What follows belongs to an exercise in optimizing a design on an open flow for small area and a short achievable clock period; a production flow would make more cautious choices.
Where RTL was checked, it was by simulation tests only, not by an equivalence proof against the original.
Some runs may be left out. An edit can pass the tests and still lose a function that they never use.
Function not checked in run 3: the RTL went through the layout flow alone.
No activity file was given, so power comes from the tool's default toggle rates.

==> flow/design.v, too long to show whole: its modules and the start of the top module <==
// module regfile: 30 lines
// module alu_simple: 10 lines
// module mulpipe: 1530 lines
// module fa: 6 lines
// module ha: 6 lines
// module pipelined_4stage: 84 lines
module pipelined_4stage(clk, rst, imem_addr, imem_data, aluout);
  // ...
==> flow/flow/run.sh <==
#!/bin/bash
set -euo pipefail
export SETUP_SLACK_MARGIN=6.0
export BUFFER_PORTS_ARGS="-buffer_cell sky130_fd_sc_hd__buf_4"
bash standard.sh finish > flow_make.log 2>&1
==> flow/standard.sh <==
#!/bin/bash
# synth_recipe.tcl (not shown) runs the flow's synth.tcl, then flattens the netlist and writes it again
# the make line also repeats each setting of config.mk as NAME=value (left out here)
make -C /OpenROAD-flow-scripts/flow DESIGN_CONFIG=/design/flow/config.mk WORK_HOME=/design/flow/orfs CLKGATE_MAP_FILE= SYNTH_SCRIPT=/design/flow/synth_recipe.tcl "${@:-finish}"
==> flow/config.mk <==
export PLATFORM = sky130hd
export DESIGN_NAME = pipelined_4stage
export DESIGN_NICKNAME = pipelined_4stage
export VERILOG_FILES = /design/flow/design.v
export SDC_FILE = /design/flow/constraint.sdc
export NUM_CORES = 4
export LEC_CHECK = 0
export CAP_MARGIN = 20
export CORE_MARGIN = 2
export CORE_UTILIZATION = 55
export CTS_CLUSTER_DIAMETER = 70
export CTS_CLUSTER_SIZE = 32
export PLACE_DENSITY = 0.75
export SLEW_MARGIN = 20
export SYNTH_HIERARCHICAL = 1
export TNS_END_PERCENT = 0
==> flow/constraint.sdc <==
create_clock -name core_clock -period 10.0 [get_ports {clk}]
set_input_delay 2.0000 -clock core_clock [delete_from_list [all_inputs] [get_ports {clk}]]
set_output_delay 2.0000 -clock core_clock [all_outputs]
set_load 0.01 [all_outputs]
Fig. 1: run 1, flops by top-level scope
Other sequential cells in the stronger grey, the rest of the logic in the fainter grey.
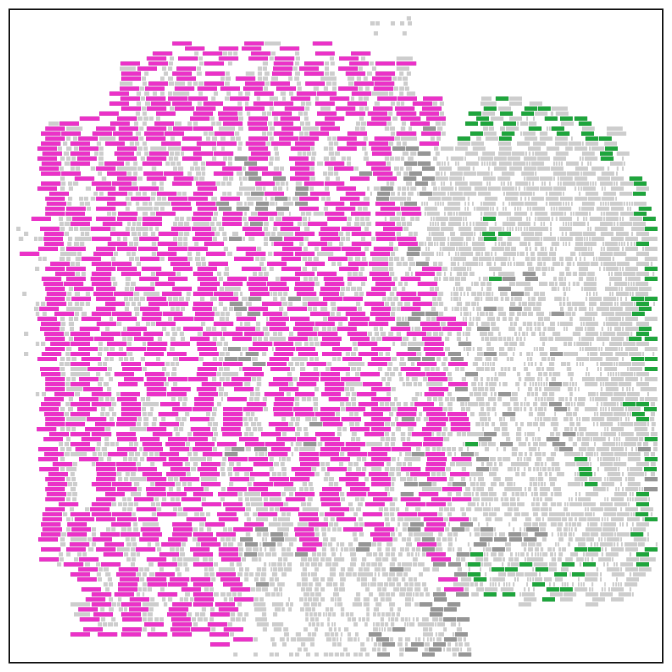
[magenta] RF | flops: 1024
[green] M | flops: 96
Die ar.: 125000 µm²
final cell count without fillers: 6856

Fig. 2: run 1, placed standard cells
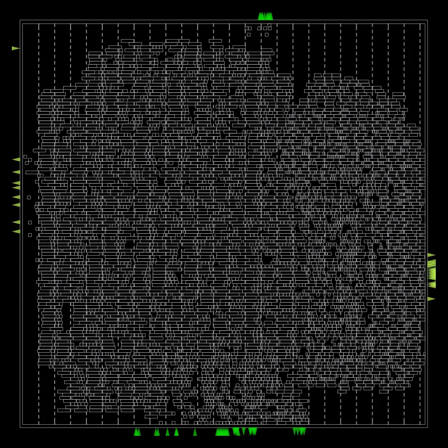
Filler Cell Count: 9263
final design utilization: 60.0%
FP Rows: 128
Core ar.: 122000 µm²

Fig. 3: run 1, routed metal per tile
The die is cut into 35 by 35 equal tiles; white is low, dark blue is high, scaled to the fullest tile. Values are wire area over tile area, all layers added.
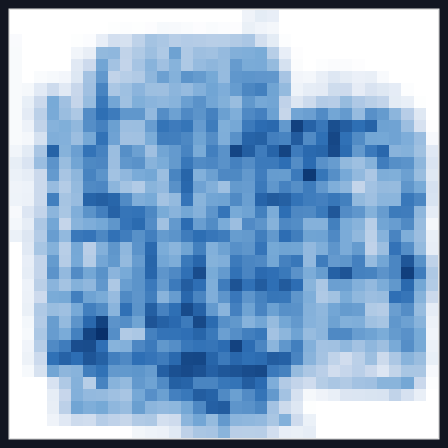
mean over tiles: 0.36
nearly empty tiles: 15%
tiles over half the peak: 43%
emptiest ninth of the die: north-east
fullest tile: 0.88
overall routing resource usage: 38.6%
WL final: 244000 µm
WL per Instance: 35.6 µm

Fig. 4: run 1, port wiring
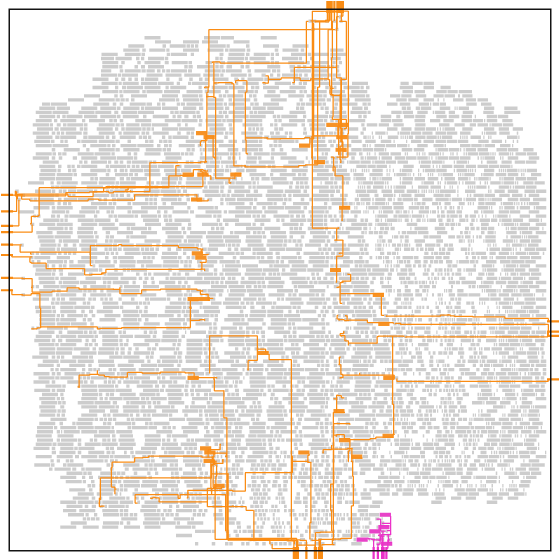
[magenta] imem_addr | bits: 5 | direction: output | edge: south | end cells: 5 | buffers: 5 | wire: 120 µm
[orange] aluout | bits: 32 | direction: output | edge: 10 south, 10 north, 8 west, 4 east | end cells: 32 | buffers: 32 | wire: 5860 µm
I/O pins: 71
PortBufs: 70

==> run_results.csv, run 1 <==
group,metric,value,unit
drt,drt-pass1-iter-count,9,
clock_network,h-tree-depth,3,
power,power.density,216,nW/µm²
clock_network,cts_root_buffer,"clkbuf_16",
yosys,seq_area_frac_synth,53.1,%
clock_network,cts_buffers,74,
yosys,synth_top_area_cell,"edfxtp_1",
clock_network,cts_tree,"yes",
final_layout,buffer_area_share,2.57,%
drt,vias_per_cell,7.52,
clock_network,cts_buffer_depth,3,
setup_path,crit_fanout,5,
worst_hold_path,whs_path_depth,0,
placement,placed_area,70100,µm²
setup_path,crit_required,10.64,ns
yosys,synth_nets,5797,
outcome,status,"finished clean",
setup_path,cp_slowest_cell,"a211oi_1",
global_routing,grt_max_degree,63,
final_layout,final_cell_area,73000,µm²
yosys,yosysTopAreaCellShare,45.6,%
floorplanning,start_util,55.4,%
timing,tightestPinTransition,1.18,ns
final_layout,area_growth,8.26,%
yosys,ys_ff_latch,1277,
timing,fin_skew,0.0735,ns
power,irDropWorstVdd,287,µV
global_routing,grt_pass1_vias,51952,
timing,final_hold_viol_count,0,
final_layout,nets,5740,
worst_hold_path,hold_class,"reg -> reg",
placement,place_ws,5.17,ns
clock_network,clkTransAtPathRegs,0.12,ns
final_layout,inverters,93,
yosys,netlist_instances,5224,
clock_network,cts_sinks,1277,
power,leakagePower,22.8,nW
timing,fin_crit_sh,41.3,%
final_layout,n_clock_buffer,79,
yosys,synth_warnings,9,
placement,hpwl,148000,µm
final_layout,clkCellAreaFrac,3.77,%
clock_network,cts_resized,3,
yosys,syn_area,67400,µm²
timing,setup_slack,5.87,ns
floorplanning,dieWidth,354,µm
yosys,syn_avg_cell_area,12.9,µm²
power,total_power,15.8,mW
floorplanning,taps,1625,
setup_path,r2r_slack,5.87,ns
clock_network,clk_latency,0.75,ns
setup_path,worst-path-buf-inv,1,
global_routing,globalRouteOverflowTotal,0,
yosys,synth_area_leaders,"edfxtp_1 46%, fa_1 12%, a22oi_1 12%",
clock_network,ctsHoldBuffers,0,
timing,rsz0062_at_grt,"yes",
setup_path,critPathLaunchType,"register",
final_layout,multi_input_gates,3473,
final_layout,final_common_cell,"a22oi_1",
final_layout,largest_class,"registers",
placement,gp_congestion,0.970,
final_layout,seq_cell_count,1277,
setup_path,cp_top_family,"compound AO/OA/AOI/OAI gates",
timing,slew_viol_final,0,
drt,drt-initial-drc-count,7838,
setup_path,worstRegToRegCells,14,
timing,hold_slack,0.333,ns
final_layout,antennaDiodeCount,5,
setup_path,crit_arrival,4.78,ns
timing,setup_viol,0,
floorplanning,fp.dieH,354,µm
timing,fmax,242,MHz
final_layout,final_cell_mix,"1040 x a22oi_1, 1024 x edfxtp_1, 584 x nand2_1",
[run 1: Yosys cell counts, drive strengths merged (21+ instances only)]
cell       n
and4     287
edfxtp  1024
inv       93
clkbuf   138
o21ai     55
fa       408
ha       131
o22ai     35
nand4     50
nor2b     74
xor2      71
nand2    584
o21bai    21
a21oi     86
a221o     63
a22oi   1040
nor3      71
dfxtp    253
xnor2     93
mux2i     35
a21o      40
nand3     23
buf      243
nor2     116
[run 1: per-layer routing]
metal  part of all wire [%]  track usage [%]  routed length [µm]  vias up
met2                     43             57.4              105000     4974
li1                       -                -                   -    20032
met4                    9.1             27.8               22200       12
met3                     16             14.5               39200     1436
met1                     32             46.2               77600    25099
met5                  0.031           0.0377                  76        -
[run 1: cells by family after synthesis]
kind of cell / after synthesis / synth area share (%)
adder cells (fa/ha/maj): 539 / 14.5
flip-flops: 1277 / 53.1
XOR/XNOR: 164 / 2.13
AND/OR/NAND/NOR: 1304 / 10.6
buffers and inverters: 474 / 3.16
multiplexers: 41 / 0.620
AO/OA/AOI/OAI: 1425 / 15.8
[run 1: report_power, final]
part	total [mW]	internal [mW]	switching, mW
Sequential	6.76	6.32	0.438
Combinational	5.31	2.01	3.30
Clock	3.68	1.65	2.03
==> run 2: changes to the inputs <==
--- a/flow/config.mk
+++ b/flow/config.mk
@@ -12,3 +12,2 @@
 export CTS_CLUSTER_SIZE = 32
-export PLACE_DENSITY = 0.75
 export SLEW_MARGIN = 20
Fig. 5: run 2, placed standard cells
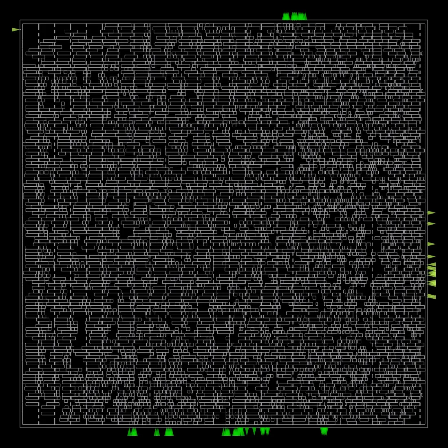
Seq area share: 48.8%
num sequential: 1277
final design utilization: 60.3%
final cell count without fillers: 6860
well tap count: 1625

Fig. 6: run 2, flops by top-level scope
Other sequential cells in the stronger grey, the rest of the logic in the fainter grey.
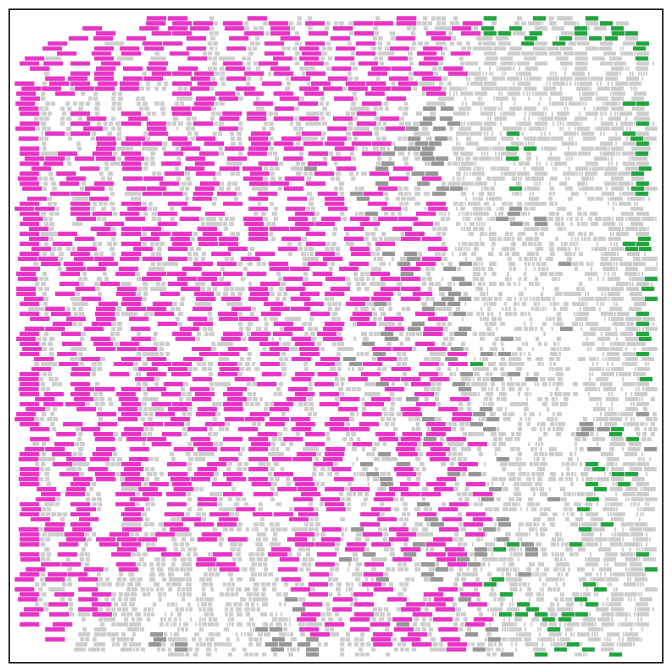
[green] M | flops: 96 | where: a column on the right
[magenta] RF | flops: 1024
not coloured: 157

Fig. 7: run 2, routed metal per tile
The die is cut into 35 by 35 equal tiles; white is low, dark blue is high, scaled to the fullest tile. Values are wire area over tile area, all layers added.
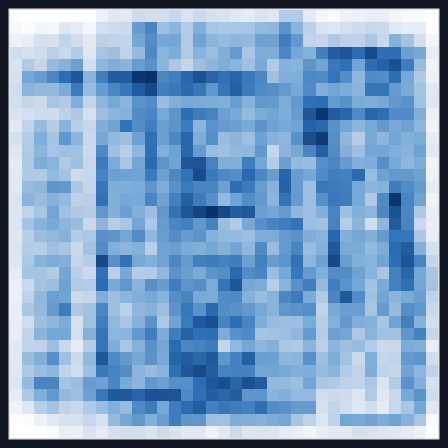
mean over tiles: 0.35
nearly empty tiles: 1.2%
tiles over half the peak: 44%
fullest tile: 0.75
WL per Instance: 36.0 µm
via count: 49559
WL final: 247000 µm
overall routing resource usage: 39.1%

==> run 2 against run 1 <==
Sequential cell count stayed put. Die area did not move. Total power rose by 3.4%. Sequential power hardly changed. Non-clock buffer count is 17 lower. Routed wire length increased by 1.4%. Combinational power is 2% higher. Maximum frequency increased by 3.5%. Critical path depth is 2 higher. Via count fell by 3.9%. Global-route usage rose by 0.56 points. Final area grew 0.61%. Largest power group unchanged.
==> run_results.csv, run 2 <==
group,metric,value,unit
power,leakagePower,22.9,nW
yosys,synth_nets,5797,
timing,period_minus_slack,3.99,ns
drt,m1WireLength,89100,µm
power,pg_seq,6.74,mW
yosys,synth_top_family_by_area,"compound AO/OA/AOI/OAI gates",
timing,tns,0,ns
final_layout,area_growth,8.92,%
power,intPower,10.2,mW
floorplanning,num_rows,128,
final_layout,largest_register_ff_count,1024,
setup_path,critPathLaunchType,"register",
placement,placed_area,70000,µm²
placement,gp_congestion,0.959,
yosys,synth_edf_count,1024,
final_layout,final_cell_area,73400,µm²
timing,maxSlewHeadroom,20.8,%
outcome,status,"finished clean",
setup_path,crit_path_end_kind,"register",
clock_network,clkTransAtPathRegs,0.10,ns
power,pwr-share-seq,41.4,%
timing,rsz0062_at_grt,"yes",
power,swShare,37.3,%
power,irDropWorstVdd,239,µV
timing,fmax,250,MHz
yosys,synth_common_cells,"1040 x a22oi_1, 1024 x edfxtp_1, 584 x nand2_1, 408 x fa_1, 287 x and4_1",
global_routing,antenna_found_initial,10,
global_routing,grt_max_degree,53,
clock_network,cts_buffers,86,
setup_path,worstRegToRegCells,16,
yosys,synth_fa_ha_area_share,14.5,%
final_layout,ff_latch_area,35800,µm²
yosys,yosysUniqueCellTypes,90,
global_routing,globalRoute.busiestLayer,"met2",
run,maxCapViolations,0,
yosys,synth_compound_area_share,15.8,%
global_routing,met1_usage,50.7,%
clock_network,cts_tree,"yes",
clock_network,cts_resized,0,
worst_hold_path,whs_path_depth,0,
final_layout,nets,5735,
floorplanning,boundaryPins,71,
drt,drt-pass1-iter-count,7,
timing,setup_viol,0,
floorplanning,coreArea,122000,µm²
power,power.density,222,nW/µm²
drt,wl_met2,110000,µm
yosys,synth_area_leaders,"edfxtp_1 46%, fa_1 12%, a22oi_1 12%",
drt,drc,0,
setup_path,crit_arrival,4.68,ns
clock_network,ctsHoldBuffers,0,
yosys,synth_xor_area_share,2.13,%
power,switchingPower,6.08,mW
power,power_frac_comb,33.3,%
yosys,syn_avg_cell_area,12.9,µm²
final_layout,n_fill_cell,9556,
yosys,synth.most_common_cell,"a22oi_1",
setup_path,crit_required,10.69,ns
yosys,synth_top_area_cell,"edfxtp_1",
yosys,seq_area_frac_synth,53.1,%
yosys,ys_ff_latch,1277,
clock_network,h-tree-depth,3,
floorplanning,die-area,125000,µm²
global_routing,grt_pass1_wl,352000,µm
global_routing,grt.met3_usage,12.1,%
setup_path,critPathKind,"reg -> reg",
power,pg_comb,5.43,mW
final_layout,multi_input_area,30200,µm²
clock_network,postCtsSetupBuffers,0,
yosys,synth_simple_gate_area_share,10.6,%
yosys,netlist_instances,5224,
clock_network,cts_root_buffer,"clkbuf_16",
power,total_power,16.3,mW
global_routing,globalRouteOverflowTotal,0,
global_routing,use_met2,60.1,%
final_layout,final_common_cell,"a22oi_1",
power,clk-power,4.12,mW
timing,fin_skew,0.0528,ns
floorplanning,fp.dieH,354,µm
yosys,synth_warnings,9,
clock_network,cts_buffer_depth,3,
timing,hold_slack,0.337,ns
drt,vias_per_cell,7.22,
timing,fin_crit_sh,39.9,%
final_layout,final_cell_mix,"1040 x a22oi_1, 1024 x edfxtp_1, 584 x nand2_1",
setup_path,crit_fanout,4,
yosys,yosys-mux-area-fraction,0.620,%
drt,wl_met3,34000,µm
drt,route.top_layer_used,"met5",
global_routing,grt_pass1_vias,49658,
placement,io_buffer_count,70,
yosys,async_flop_share,0,%
timing,slew_viol_final,0,
worst_hold_path,hold_class,"reg -> reg",
power,power_leader,"registers",
drt,drtAntennaViolNets,0,
clock_network,clk_latency,0.75,ns
floorplanning,start_util,55.4,%
setup_path,r2r_slack,6.01,ns
power,power_frac_clock,25.3,%
placement,hpwl,152000,µm
yosys,yosysTopAreaCellShare,45.6,%
yosys,synth_flop_cell,"edfxtp_1",
yosys,syn_area,67400,µm²
drt,drt-initial-drc-count,6988,
clock_network,cts_sinks,1277,
final_layout,drive_gt1_share,10.8,%
timing,tightestPinTransition,1.19,ns
timing,final_hold_viol_count,0,
floorplanning,dieWidth,354,µm
-- run 2: area by class of cell --
cell class                      count  area share, %
Antenna cell                        2        0.00682
Clock buffer                       93           3.04
Clock inverter                     66           1.48
Inverter                           93          0.475
Multi-Input combinational cell   3473           41.1
Sequential cell                  1277           48.8
Tap cell                         1625           2.77
Timing Repair Buffer              231           2.37
-- run 2: metrics by stage --
| step | util, % | instances | setup WS [ns] |
|---|---|---|---|
| CTS | 60.3 | 6857 | 6.01 |
| global placement | 57.5 | 6698 | 5.28 |
| floorplan | - | 5224 | 5.99 |
| detailed placement | 57.5 | 6698 | 5.21 |
| global route | 60.3 | 6858 | 5.94 |
| finish | 60.3 | 6860 | 6.01 |
-- run 2: worst max-delay path, cell delays in order, from the launching register on --
cell and delay, ns:
dfxtp_1 0.33, fa_1 0.53, inv_1 0.05, ha_1 0.28, ha_1 0.35, inv_1 0.08
nor2_1 0.12, o211ai_1 0.09, a21oi_1 0.45, a2111oi_4 0.14, nor3_2 0.24, a221oi_2 0.06
and2b_1 0.18, xnor2_1 0.38, mux2i_1 0.15, nor2_1 0.30, a221o_1 0.21
Fig. 8: run 2, port wiring
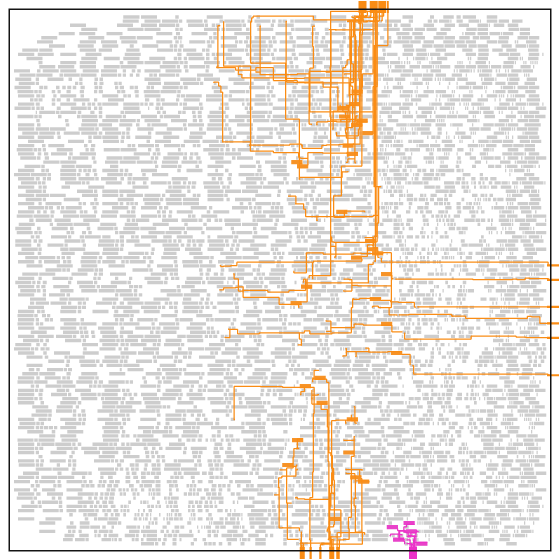

==> run 3: changes to the inputs <==
--- a/flow/design.v
+++ b/flow/design.v
@@ -1399,107 +1399,107 @@
   wire x826 = x822 ^ x823;
-  wire x827 = x824 ^ x825;
-  wire x828 = fc766 ^ x826;
-  wire x829 = fc768 ^ fc770;
-  wire x830 = fc772 ^ x827;
-  wire x831 = x828 ^ x829;
-  reg [95:0] q;
-  always @(posedge clk) q <= {fc780, fc778, fc776, fc774, x831, x830, fs779, fc730, fs777, fc728, fs775, fc682, fs729, fc680, fs727, fs725, fc678, fs681, fc634, fs679, fc632, fs633, fc588, fs631, fc586, fs587, fc544, fs585, fc542, fs543, fc502, fs541, fs539, fs501, fc462, fs499, fs497, fc424, fs461, fc422, fs459, fc420, fs423, fc386, fs421, fs385, fc350, fs383, fs349, fc316, fs347, fs315, fc284, fs313, fs283, fc254, fs281, fs253, fc226, fs251, fc200, fs225, fs223, fc198, fs199, fc174, fs173, fc150, fs149, fc128, fs127, fc108, fs107, hc90, fc88, hs89, fs87, hs71, fs69, hs55, fs53, hs41, fs39, hs29, fs27, hs19, fs17, hs11, fs9, hs5, fs3, hs1, pn2_0, pn1_0, pn0_1, pn0_0};
-  wire hs832 = q[21] ^ q[22];
-  wire hc833 = q[21] | q[22];
-  wire hs834 = q[24] ^ q[25];
-  wire hc835 = q[24] | q[25];
-  wire hs836 = q[26] ^ q[27];
-  wire hc837 = q[26] | q[27];
-  wire hs838 = q[28] ^ q[29];
-  wire hc839 = q[28] | q[29];
-  wire hs840 = q[30] ^ q[31];
-  wire hc841 = q[30] | q[31];
-  wire fs842, fc843;
-  fa ufs842 (.a(q[32]), .b(q[33]), .c(q[34]), .s(fs842), .co(fc843));
-  wire hs844 = q[35] ^ hc841;
-  wire hc845 = q[35] | hc841;
-  wire fs846, fc847;
-  fa ufs846 (.a(q[36]), .b(q[37]), .c(q[38]), .s(fs846), .co(fc847));
-  wire hs848 = hc845 ^ fc843;
-  wire hc849 = hc845 | fc843;
-  wire fs850, fc851;
-  fa ufs850 (.a(q[39]), .b(q[40]), .c(q[41]), .s(fs850), .co(fc851));
-  wire hs852 = fc847 ^ fs850;
-  wire hc853 = fc847 | fs850;
-  wire fs854, fc855;
-  fa ufs854 (.a(q[42]), .b(q[43]), .c(q[44]), .s(fs854), .co(fc855));
-  wire hs856 = fc851 ^ fs854;
-  wire hc857 = fc851 | fs854;
-  wire fs858, fc859;
-  fa ufs858 (.a(q[45]), .b(q[46]), .c(q[47]), .s(fs858), .co(fc859));
-  wire hs860 = fc855 ^ fs858;
-  wire hc861 = fc855 | fs858;
-  wire fs862, fc863;
-  fa ufs862 (.a(q[48]), .b(q[49]), .c(q[50]), .s(fs862), .co(fc863));
-  wire hs864 = fc859 ^ fs862;
-  wire hc865 = fc859 | fs862;
-  wire fs866, fc867;
-  fa ufs866 (.a(q[51]), .b(q[52]), .c(q[53]), .s(fs866), .co(fc867));
-  wire hs868 = fc863 ^ fs866;
-  wire hc869 = fc863 | fs866;
-  wire fs870, fc871;
-  fa ufs870 (.a(q[54]), .b(q[55]), .c(q[56]), .s(fs870), .co(fc871));
-  wire fs872, fc873;
-  fa ufs872 (.a(q[57]), .b(q[58]), .c(fc867), .s(fs872), .co(fc873));
-  wire hs874 = fs870 ^ hc869;
-  wire hc875 = fs870 | hc869;
-  wire fs876, fc877;
-  fa ufs876 (.a(q[59]), .b(q[60]), .c(q[61]), .s(fs876), .co(fc877));
-  wire fs878, fc879;
-  fa ufs878 (.a(q[62]), .b(fc871), .c(fs876), .s(fs878), .co(fc879));
-  wire hs880 = fc873 ^ hc875;
-  wire hc881 = fc873 | hc875;
-  wire fs882, fc883;
-  fa ufs882 (.a(q[63]), .b(q[64]), .c(q[65]), .s(fs882), .co(fc883));
-  wire fs884, fc885;
-  fa ufs884 (.a(q[66]), .b(fc877), .c(fs882), .s(fs884), .co(fc885));
-  wire hs886 = fc879 ^ fs884;
-  wire hc887 = fc879 | fs884;
-  wire fs888, fc889;
-  fa ufs888 (.a(q[67]), .b(q[68]), .c(q[69]), .s(fs888), .co(fc889));
-  wire fs890, fc891;
-  fa ufs890 (.a(q[70]), .b(fc883), .c(fs888), .s(fs890), .co(fc891));
-  wire hs892 = fc885 ^ fs890;
-  wire hc893 = fc885 | fs890;
-  wire fs894, fc895;
-  fa ufs894 (.a(q[71]), .b(q[72]), .c(q[73]), .s(fs894), .co(fc895));
-  wire fs896, fc897;
-  fa ufs896 (.a(q[74]), .b(fc889), .c(fs894), .s(fs896), .co(fc897));
-  wire hs898 = fc891 ^ fs896;
-  wire hc899 = fc891 | fs896;
-  wire fs900, fc901;
-  fa ufs900 (.a(q[75]), .b(q[76]), .c(q[77]), .s(fs900), .co(fc901));
-  wire fs902, fc903;
-  fa ufs902 (.a(q[78]), .b(fc895), .c(fs900), .s(fs902), .co(fc903));
-  wire hs904 = fc897 ^ fs902;
-  wire hc905 = fc897 | fs902;
-  wire fs906, fc907;
-  fa ufs906 (.a(q[79]), .b(q[80]), .c(q[81]), .s(fs906), .co(fc907));
-  wire fs908, fc909;
-  fa ufs908 (.a(q[82]), .b(q[83]), .c(q[84]), .s(fs908), .co(fc909));
-  wire fs910, fc911;
-  fa ufs910 (.a(fc901), .b(fs906), .c(fs908), .s(fs910), .co(fc911));
-  wire hs912 = fc903 ^ fs910;
-  wire hc913 = fc903 | fs910;
-  wire fs914, fc915;
-  fa ufs914 (.a(q[85]), .b(q[86]), .c(q[87]), .s(fs914), .co(fc915));
-  wire fs916, fc917;
-  fa ufs916 (.a(q[88]), .b(q[89]), .c(fc907), .s(fs916), .co(fc917));
-  wire fs918, fc919;
-  fa ufs918 (.a(fc909), .b(fs914), .c(fc911), .s(fs918), .co(fc919));
-  wire hs920 = fs916 ^ hc913;
-  wire hc921 = fs916 | hc913;
-  wire x922 = q[90] ^ q[91];
-  wire x923 = q[92] ^ q[93];
-  wire x924 = q[94] ^ q[95];
+  reg [100:0] q;
+  always @(posedge clk) q <= {fc780, fc778, fc776, fc774, fc772, fc770, fc768, x826, fc766, x825, x824, fs779, fc730, fs777, fc728, fs775, fc682, fs729, fc680, fs727, fs725, fc678, fs681, fc634, fs679, fc632, fs633, fc588, fs631, fc586, fs587, fc544, fs585, fc542, fs543, fc502, fs541, fs539, fs501, fc462, fs499, fs497, fc424, fs461, fc422, fs459, fc420, fs423, fc386, fs421, fs385, fc350, fs383, fs349, fc316, fs347, fs315, fc284, fs313, fs283, fc254, fs281, fs253, fc226, fs251, fc200, fs225, fs223, fc198, fs199, fc174, fs173, fc150, fs149, fc128, fs127, fc108, fs107, hc90, fc88, hs89, fs87, hs71, fs69, hs55, fs53, hs41, fs39, hs29, fs27, hs19, fs17, hs11, fs9, hs5, fs3, hs1, pn2_0, pn1_0, pn0_1, pn0_0};
+  wire hs827 = q[21] ^ q[22];
+  wire hc828 = q[21] | q[22];
+  wire hs829 = q[24] ^ q[25];
+  wire hc830 = q[24] | q[25];
+  wire hs831 = q[26] ^ q[27];
+  wire hc832 = q[26] | q[27];
+  wire hs833 = q[28] ^ q[29];
+  wire hc834 = q[28] | q[29];
+  wire hs835 = q[30] ^ q[31];
+  wire hc836 = q[30] | q[31];
+  wire fs837, fc838;
+  fa ufs837 (.a(q[32]), .b(q[33]), .c(q[34]), .s(fs837), .co(fc838));
+  wire hs839 = q[35] ^ hc836;
+  wire hc840 = q[35] | hc836;
+  wire fs841, fc842;
+  fa ufs841 (.a(q[36]), .b(q[37]), .c(q[38]), .s(fs841), .co(fc842));
+  wire hs843 = hc840 ^ fc838;
+  wire hc844 = hc840 | fc838;
+  wire fs845, fc846;
+  fa ufs845 (.a(q[39]), .b(q[40]), .c(q[41]), .s(fs845), .co(fc846));
+  wire hs847 = fc842 ^ fs845;
+  wire hc848 = fc842 | fs845;
+  wire fs849, fc850;
+  fa ufs849 (.a(q[42]), .b(q[43]), .c(q[44]), .s(fs849), .co(fc850));
+  wire hs851 = fc846 ^ fs849;
+  wire hc852 = fc846 | fs849;
+  wire fs853, fc854;
+  fa ufs853 (.a(q[45]), .b(q[46]), .c(q[47]), .s(fs853), .co(fc854));
+  wire hs855 = fc850 ^ fs853;
+  wire hc856 = fc850 | fs853;
+  wire fs857, fc858;
+  fa ufs857 (.a(q[48]), .b(q[49]), .c(q[50]), .s(fs857), .co(fc858));
+  wire hs859 = fc854 ^ fs857;
+  wire hc860 = fc854 | fs857;
+  wire fs861, fc862;
+  fa ufs861 (.a(q[51]), .b(q[52]), .c(q[53]), .s(fs861), .co(fc862));
+  wire hs863 = fc858 ^ fs861;
+  wire hc864 = fc858 | fs861;
+  wire fs865, fc866;
+  fa ufs865 (.a(q[54]), .b(q[55]), .c(q[56]), .s(fs865), .co(fc866));
+  wire fs867, fc868;
+  fa ufs867 (.a(q[57]), .b(q[58]), .c(fc862), .s(fs867), .co(fc868));
+  wire hs869 = fs865 ^ hc864;
+  wire hc870 = fs865 | hc864;
+  wire fs871, fc872;
+  fa ufs871 (.a(q[59]), .b(q[60]), .c(q[61]), .s(fs871), .co(fc872));
+  wire fs873, fc874;
+  fa ufs873 (.a(q[62]), .b(fc866), .c(fs871), .s(fs873), .co(fc874));
+  wire hs875 = fc868 ^ hc870;
+  wire hc876 = fc868 | hc870;
+  wire fs877, fc878;
+  fa ufs877 (.a(q[63]), .b(q[64]), .c(q[65]), .s(fs877), .co(fc878));
+  wire fs879, fc880;
+  fa ufs879 (.a(q[66]), .b(fc872), .c(fs877), .s(fs879), .co(fc880));
+  wire hs881 = fc874 ^ fs879;
+  wire hc882 = fc874 | fs879;
+  wire fs883, fc884;
+  fa ufs883 (.a(q[67]), .b(q[68]), .c(q[69]), .s(fs883), .co(fc884));
+  wire fs885, fc886;
+  fa ufs885 (.a(q[70]), .b(fc878), .c(fs883), .s(fs885), .co(fc886));
+  wire hs887 = fc880 ^ fs885;
+  wire hc888 = fc880 | fs885;
+  wire fs889, fc890;
+  fa ufs889 (.a(q[71]), .b(q[72]), .c(q[73]), .s(fs889), .co(fc890));
+  wire fs891, fc892;
+  fa ufs891 (.a(q[74]), .b(fc884), .c(fs889), .s(fs891), .co(fc892));
+  wire hs893 = fc886 ^ fs891;
+  wire hc894 = fc886 | fs891;
+  wire fs895, fc896;
+  fa ufs895 (.a(q[75]), .b(q[76]), .c(q[77]), .s(fs895), .co(fc896));
+  wire fs897, fc898;
+  fa ufs897 (.a(q[78]), .b(fc890), .c(fs895), .s(fs897), .co(fc898));
+  wire hs899 = fc892 ^ fs897;
+  wire hc900 = fc892 | fs897;
+  wire fs901, fc902;
+  fa ufs901 (.a(q[79]), .b(q[80]), .c(q[81]), .s(fs901), .co(fc902));
+  wire fs903, fc904;
+  fa ufs903 (.a(q[82]), .b(q[83]), .c(q[84]), .s(fs903), .co(fc904));
+  wire fs905, fc906;
+  fa ufs905 (.a(fc896), .b(fs901), .c(fs903), .s(fs905), .co(fc906));
+  wire hs907 = fc898 ^ fs905;
+  wire hc908 = fc898 | fs905;
+  wire fs909, fc910;
+  fa ufs909 (.a(q[85]), .b(q[86]), .c(q[87]), .s(fs909), .co(fc910));
+  wire fs911, fc912;
+  fa ufs911 (.a(q[88]), .b(q[89]), .c(fc902), .s(fs911), .co(fc912));
+  wire fs913, fc914;
+  fa ufs913 (.a(fc904), .b(fs909), .c(fc906), .s(fs913), .co(fc914));
+  wire hs915 = fs911 ^ hc908;
+  wire hc916 = fs911 | hc908;
+  wire x917 = q[90] ^ q[91];
+  wire x918 = q[92] ^ q[93];
+  wire x919 = q[94] ^ q[95];
+  wire x920 = q[96] ^ q[97];
+  wire x921 = q[98] ^ q[99];
+  wire x922 = q[100] ^ x917;
+  wire x923 = x918 ^ x919;
+  wire x924 = x920 ^ x921;
   wire x925 = x922 ^ x923;
-  wire x926 = x924 ^ x925;
-  wire x927 = fc915 ^ x926;
-  wire x928 = x927 ^ fc917;
-  wire x929 = x928 ^ fc919;
+  wire x926 = x924 ^ fc910;
+  wire x927 = x925 ^ x926;
+  wire x928 = x927 ^ fc912;
+  wire x929 = x928 ^ fc914;
   assign s[0] = ~q[0];
@@ -1527,42 +1527,42 @@
   assign s[11] = ~q[23];
-  assign c[11] = hs832;
-  assign s[12] = ~hc833;
-  assign c[12] = hs834;
-  assign s[13] = ~hc835;
-  assign c[13] = hs836;
-  assign s[14] = ~hc837;
-  assign c[14] = hs838;
-  assign s[15] = ~hc839;
-  assign c[15] = hs840;
-  assign s[16] = ~fs842;
-  assign c[16] = hs844;
-  assign s[17] = ~fs846;
-  assign c[17] = hs848;
-  assign s[18] = ~hc849;
-  assign c[18] = hs852;
-  assign s[19] = ~hc853;
-  assign c[19] = hs856;
-  assign s[20] = ~hc857;
-  assign c[20] = hs860;
-  assign s[21] = ~hc861;
-  assign c[21] = hs864;
-  assign s[22] = ~hc865;
-  assign c[22] = hs868;
-  assign s[23] = ~fs872;
-  assign c[23] = hs874;
-  assign s[24] = ~fs878;
-  assign c[24] = hs880;
-  assign s[25] = ~hc881;
-  assign c[25] = hs886;
-  assign s[26] = ~hc887;
-  assign c[26] = hs892;
-  assign s[27] = ~hc893;
-  assign c[27] = hs898;
-  assign s[28] = ~hc899;
-  assign c[28] = hs904;
-  assign s[29] = ~hc905;
-  assign c[29] = hs912;
-  assign s[30] = ~fs918;
-  assign c[30] = hs920;
-  assign s[31] = ~hc921;
+  assign c[11] = hs827;
+  assign s[12] = ~hc828;
+  assign c[12] = hs829;
+  assign s[13] = ~hc830;
+  assign c[13] = hs831;
+  assign s[14] = ~hc832;
+  assign c[14] = hs833;
+  assign s[15] = ~hc834;
+  assign c[15] = hs835;
+  assign s[16] = ~fs837;
+  assign c[16] = hs839;
+  assign s[17] = ~fs841;
+  assign c[17] = hs843;
+  assign s[18] = ~hc844;
+  assign c[18] = hs847;
+  assign s[19] = ~hc848;
+  assign c[19] = hs851;
+  assign s[20] = ~hc852;
+  assign c[20] = hs855;
+  assign s[21] = ~hc856;
+  assign c[21] = hs859;
+  assign s[22] = ~hc860;
+  assign c[22] = hs863;
+  assign s[23] = ~fs867;
+  assign c[23] = hs869;
+  assign s[24] = ~fs873;
+  assign c[24] = hs875;
+  assign s[25] = ~hc876;
+  assign c[25] = hs881;
+  assign s[26] = ~hc882;
+  assign c[26] = hs887;
+  assign s[27] = ~hc888;
+  assign c[27] = hs893;
+  assign s[28] = ~hc894;
+  assign c[28] = hs899;
+  assign s[29] = ~hc900;
+  assign c[29] = hs907;
+  assign s[30] = ~fs913;
+  assign c[30] = hs915;
+  assign s[31] = ~hc916;
   assign c[31] = x929;
@@ -1628,3 +1628,6 @@
   wire f_wbb = f_fb1 & ~f_fb2 & ~f_addi;
-  wire [31:0] x_wb;
+  wire [31:0] x_wb, prod;
+  wire        s_p, s_l;
+  reg  [31:0] ex_alu;
+  reg         ex_mul;
   wire [2:0] f_op = imem_data[28:26];
@@ -1634,4 +1637,5 @@
   always @(posedge clk) begin
-    id_a   <= rf_a | ({32{f_wba}} & wb_res) | ({32{f_xa}} & x_wb);
-    id_b   <= ({32{~f_addi}} & rf_b) | ({32{f_wbb}} & wb_res) | ({32{f_xb}} & x_wb) | ({32{f_addi}} & f_imm);
+    id_a   <= rf_a | ({32{f_wba}} & wb_res) | ({32{f_xa & s_p}} & prod) | ({32{f_xa & s_l}} & ex_alu);
+    id_b   <= ({32{~f_addi}} & rf_b) | ({32{f_wbb}} & wb_res) | ({32{f_xb & s_p}} & prod) |
+              ({32{f_xb & s_l}} & ex_alu) | ({32{f_addi}} & f_imm);
     id_sub <= (f_op == 3'd1) | (f_op == 3'd4);
@@ -1649,4 +1653,2 @@
                  .sel_xor(id_xor), .sel_le(id_le), .y(d_alu));
-  reg [31:0] ex_alu;
-  reg        ex_mul;
   always @(posedge clk) begin
@@ -1656,6 +1658,6 @@
   end
-  wire [31:0] prod;
   mulpipe M (.clk(clk), .a(d_a), .b(d_b), .p(prod));
-  wire [31:0] x_res = ex_mul ? prod : ex_alu;
-  assign x_wb = kill ? 32'd0 : x_res;
+  assign s_p = ex_mul & ~kill;
+  assign s_l = ~kill;
+  assign x_wb = ({32{s_p}} & prod) | ({32{s_l}} & ex_alu);
   always @(posedge clk) begin
Fig. 9: run 3, port wiring
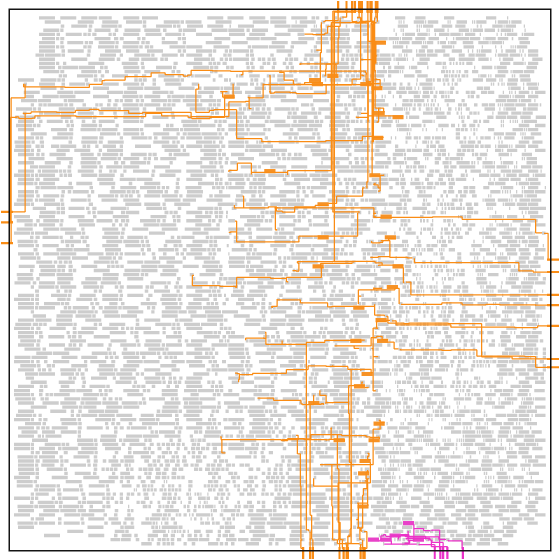
[magenta] imem_addr | bits: 5 | direction: output | edge: south | end cells: 5 | buffers: 5 | wire: 238 µm
[orange] aluout | bits: 32 | direction: output | edge: 12 north, 10 south, 7 east, 3 west | end cells: 32 | buffers: 32 | wire: 5880 µm

Fig. 10: run 3, placed standard cells
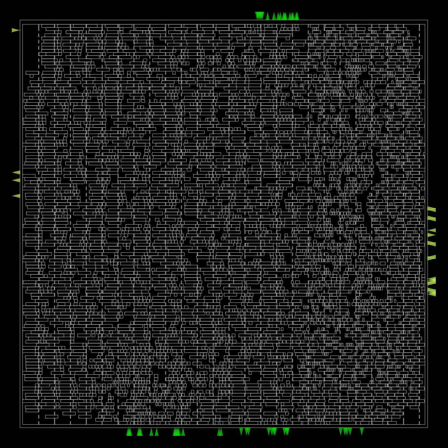
num sequential: 1282
Seq area share: 48.7%
final cell count without fillers: 6928

==> run 3 against run 2 <==
Sequential power grew 0.6%. Clock power is essentially flat. Critical path depth shrank 2. Synthesized cell count grew 1.1%. First-iteration DRC count shrank 3.1%. Global-route usage grew 1.1 points. Non-clock buffer count grew 20. Hold slack lost 0.0082 ns. Maximum frequency is essentially flat. Critical path type unchanged. Largest cell class unchanged. Largest power group unchanged.
==> run_results.csv, run 3 <==
group,metric,value,unit
outcome,status,"finished clean",
power,intPower,10.3,mW
final_layout,area_growth,9.10,%
timing,period_minus_slack,3.99,ns
setup_path,slowest_delay,0.53,ns
placement,place_ws,5.43,ns
yosys,synth.most_common_cell,"a22oi_1",
drt,wl_met3,33500,µm
drt,wl,255000,µm
clock_network,cts_buffer_depth,3,
final_layout,multi_input_area,30200,µm²
timing,maxSlewHeadroom,28.5,%
setup_path,cp_cell_sequence,"fa_1, inv_1, ha_1, ha_1, a21o_1, a21o_1, a21oi_1, o21a_1, o31a_1, o21ai_0, xor2_1, a21oi_1, nor2_1, a221o_1",
drt,drtAntennaViolNets,0,
global_routing,grt.met3_usage,12.6,%
power,pg_seq,6.78,mW
yosys,async_flop_share,0,%
clock_network,clk_latency,0.75,ns
global_routing,grt_max_degree,67,
placement,place_inst,6754,
timing,fmax,250,MHz
drt,wl_met2,116000,µm
drt,drt-initial-drc-count,6774,
yosys,synth_area_leaders,"edfxtp_1 45%, fa_1 12%, a22oi_1 12%",
setup_path,crit_arrival,4.59,ns
timing,final_hold_viol_count,0,
power,pg_comb,5.64,mW
setup_path,r2r_slack,6.01,ns
yosys,seq_area_frac_synth,53.1,%
yosys,synth_flop_cell,"edfxtp_1",
final_layout,final_cell_area,73800,µm²
final_layout,final_common_cell,"a22oi_1",
yosys,synth_warnings,9,
worst_hold_path,whs_path_depth,0,
yosys,synth_edf_count,1024,
clock_network,cts_tree,"yes",
setup_path,cp_top_family,"compound AO/OA/AOI/OAI gates",
yosys,yosysUniqueCellTypes,91,
clock_network,cts_buffers,85,
global_routing,globalRoute.busiestLayer,"met2",
final_layout,final_cell_mix,"1041 x a22oi_1, 1024 x edfxtp_1, 597 x nand2_1",
setup_path,crit_fanout,7,
power,irDropWorstVdd,235,µV
setup_path,crit_required,10.59,ns
drt,wl_per_cell,36.8,µm
timing,setup_slack,6.01,ns
floorplanning,fp.dieH,355,µm
drt,route.top_layer_used,"met5",
setup_path,worst-path-buf-inv,1,
timing,setup_viol,0,
global_routing,globalRouteOverflowTotal,0,
yosys,synth_top_area_cell,"edfxtp_1",
clock_network,ctsHoldBuffers,0,
power,leakagePower,23.1,nW
drt,m1WireLength,88900,µm
placement,gp_congestion,0.979,
timing,slew_viol_final,0,
timing,fin_crit_sh,39.9,%
global_routing,use_met2,62.9,%
setup_path,path_depth,14,
power,power_leader,"registers",
drt,drc,0,
setup_path,crit_path_end_kind,"register",
setup_path,critPathLaunchType,"register",
final_layout,drive_gt1_share,11.3,%
yosys,ys_ff_latch,1282,
floorplanning,coreArea,122000,µm²
setup_path,cp_slowest_cell,"fa_1",
power,power_frac_comb,34.1,%
floorplanning,dieWidth,355,µm
clock_network,cts_root_buffer,"clkbuf_16",
timing,rsz0062_at_grt,"yes",
final_layout,ff_latch_area,35900,µm²
clock_network,clkTransAtPathRegs,0.11,ns
global_routing,antenna_found_initial,10,
yosys,syn_area,67600,µm²
power,total_power,16.5,mW
timing,fin_skew,0.0521,ns
yosys,syn_avg_cell_area,12.8,µm²
timing,hold_slack,0.329,ns
final_layout,largest_register_ff_count,1024,
clock_network,h-tree-depth,3,
placement,io_buffer_count,70,
global_routing,met1_usage,49.9,%
global_routing,grt_pass1_wl,359000,µm
floorplanning,boundaryPins,71,
placement,hpwl,159000,µm
floorplanning,start_util,55.5,%
setup_path,worstRegToRegCells,14,
drt,vias_per_cell,7.29,
power,power.density,224,nW/µm²
power,swShare,37.5,%
global_routing,grt_pass1_vias,50194,
Fig. 11: run 3, flops by top-level scope
Other sequential cells in the stronger grey, the rest of the logic in the fainter grey.
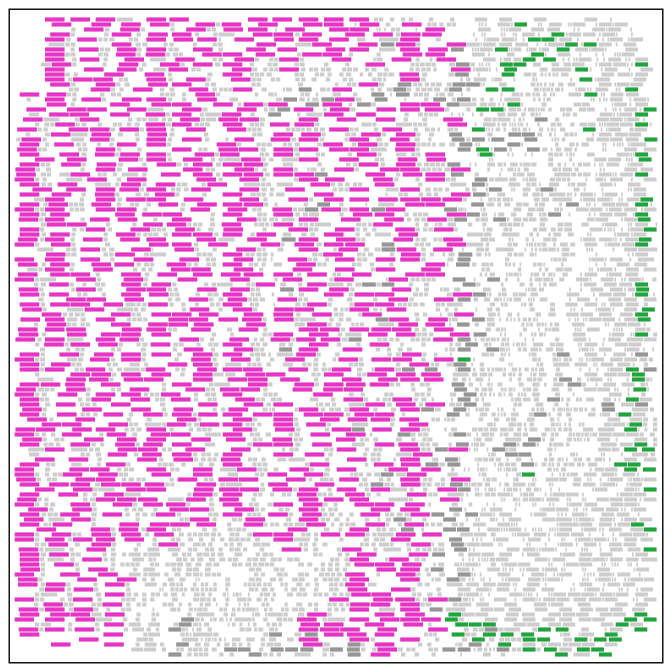
[green] M | flops: 101 | where: a column on the right
[magenta] RF | flops: 1024
final design utilization: 60.5%
Die ar.: 126000 µm²

-- run 3: cell count changes in the layout (fill, tap and decap cells not counted), sizes merged, moves of 5 or more --
| cell | delta |
|---|---|
| a21oi | +39 |
| mux2i | -33 |
| buf | +20 |
| nand2 | +13 |
| nor2 | -10 |
| xnor2 | -9 |
| xor2 | +8 |
| diode | +7 |
| inv | +7 |
| clkbuf | -6 |
| o21ai | +6 |
| a211o | +5 |
| dfxtp | +5 |
| nand4 | +5 |
-- run 3: logic make-up after synthesis --
group                      Yosys count  synth area share, %
DFF                               1282                 53.1
xor gates and xnor gates           163                 2.14
adders and majority gates          539                 14.5
and+or+nand+nor                   1315                 10.6
buffers and inverters              493                 3.27
AOI/OAI and AO/OA                 1482                 16.2
muxes                                8                0.129
-- run 3: layout make-up --
class	count	share of cell area, %
Multi-Input combinational cell	3507	41.0
Timing Repair Buffer	251	2.58
Tap cell	1625	2.76
Clock buffer	87	2.94
Inverter	94	0.478
Clock inverter	73	1.55
Sequential cell	1282	48.7
Antenna cell	9	0.0305
-- run 3: timing repair --
action                                 4_1_cts  5_1_grt
setup endpoints to repair                   10       43
endpoints found under the hold margin        0        0
setup buffers                                2        3
resized for setup                            6       12
pin swaps                                    1        3

==> static timing again, ports no longer ideal <==
The results above use ideal ports. As a check the final layouts listed here were re-extracted and re-timed, cells and wires unchanged. Step 1: set_driving_cell puts a clkbuf_16 on clk and a buf_2 on each other input, an assumption about the parent block. Step 2 also shifts input and output timing later by t, the mid clock arrival at the registers, as if the neighbouring blocks saw the same clock. a / b / c = no drivers / after step 1 / after step 2; a / b = the first two.
| run | t, ns | setup slack, ns | worst setup path at the end | slew at the worst register clock pin (ns) |
|---|---|---|---|---|
| run 1 | 0.784 | 5.866 / 5.866 / 5.205 | input to register | 0.12 / 0.12 |
| run 2 | 0.814 | 6.005 / 6.005 / 5.329 | input to register | 0.11 / 0.11 |
| run 3 | 0.803 | 6.007 / 6.007 / 5.274 | input to register | 0.11 / 0.11 |
After both steps every run listed still meets setup and hold. The setup slack of run 3, which loses most, moves by 0.000 ns with the drivers and by -0.733 ns with both steps.
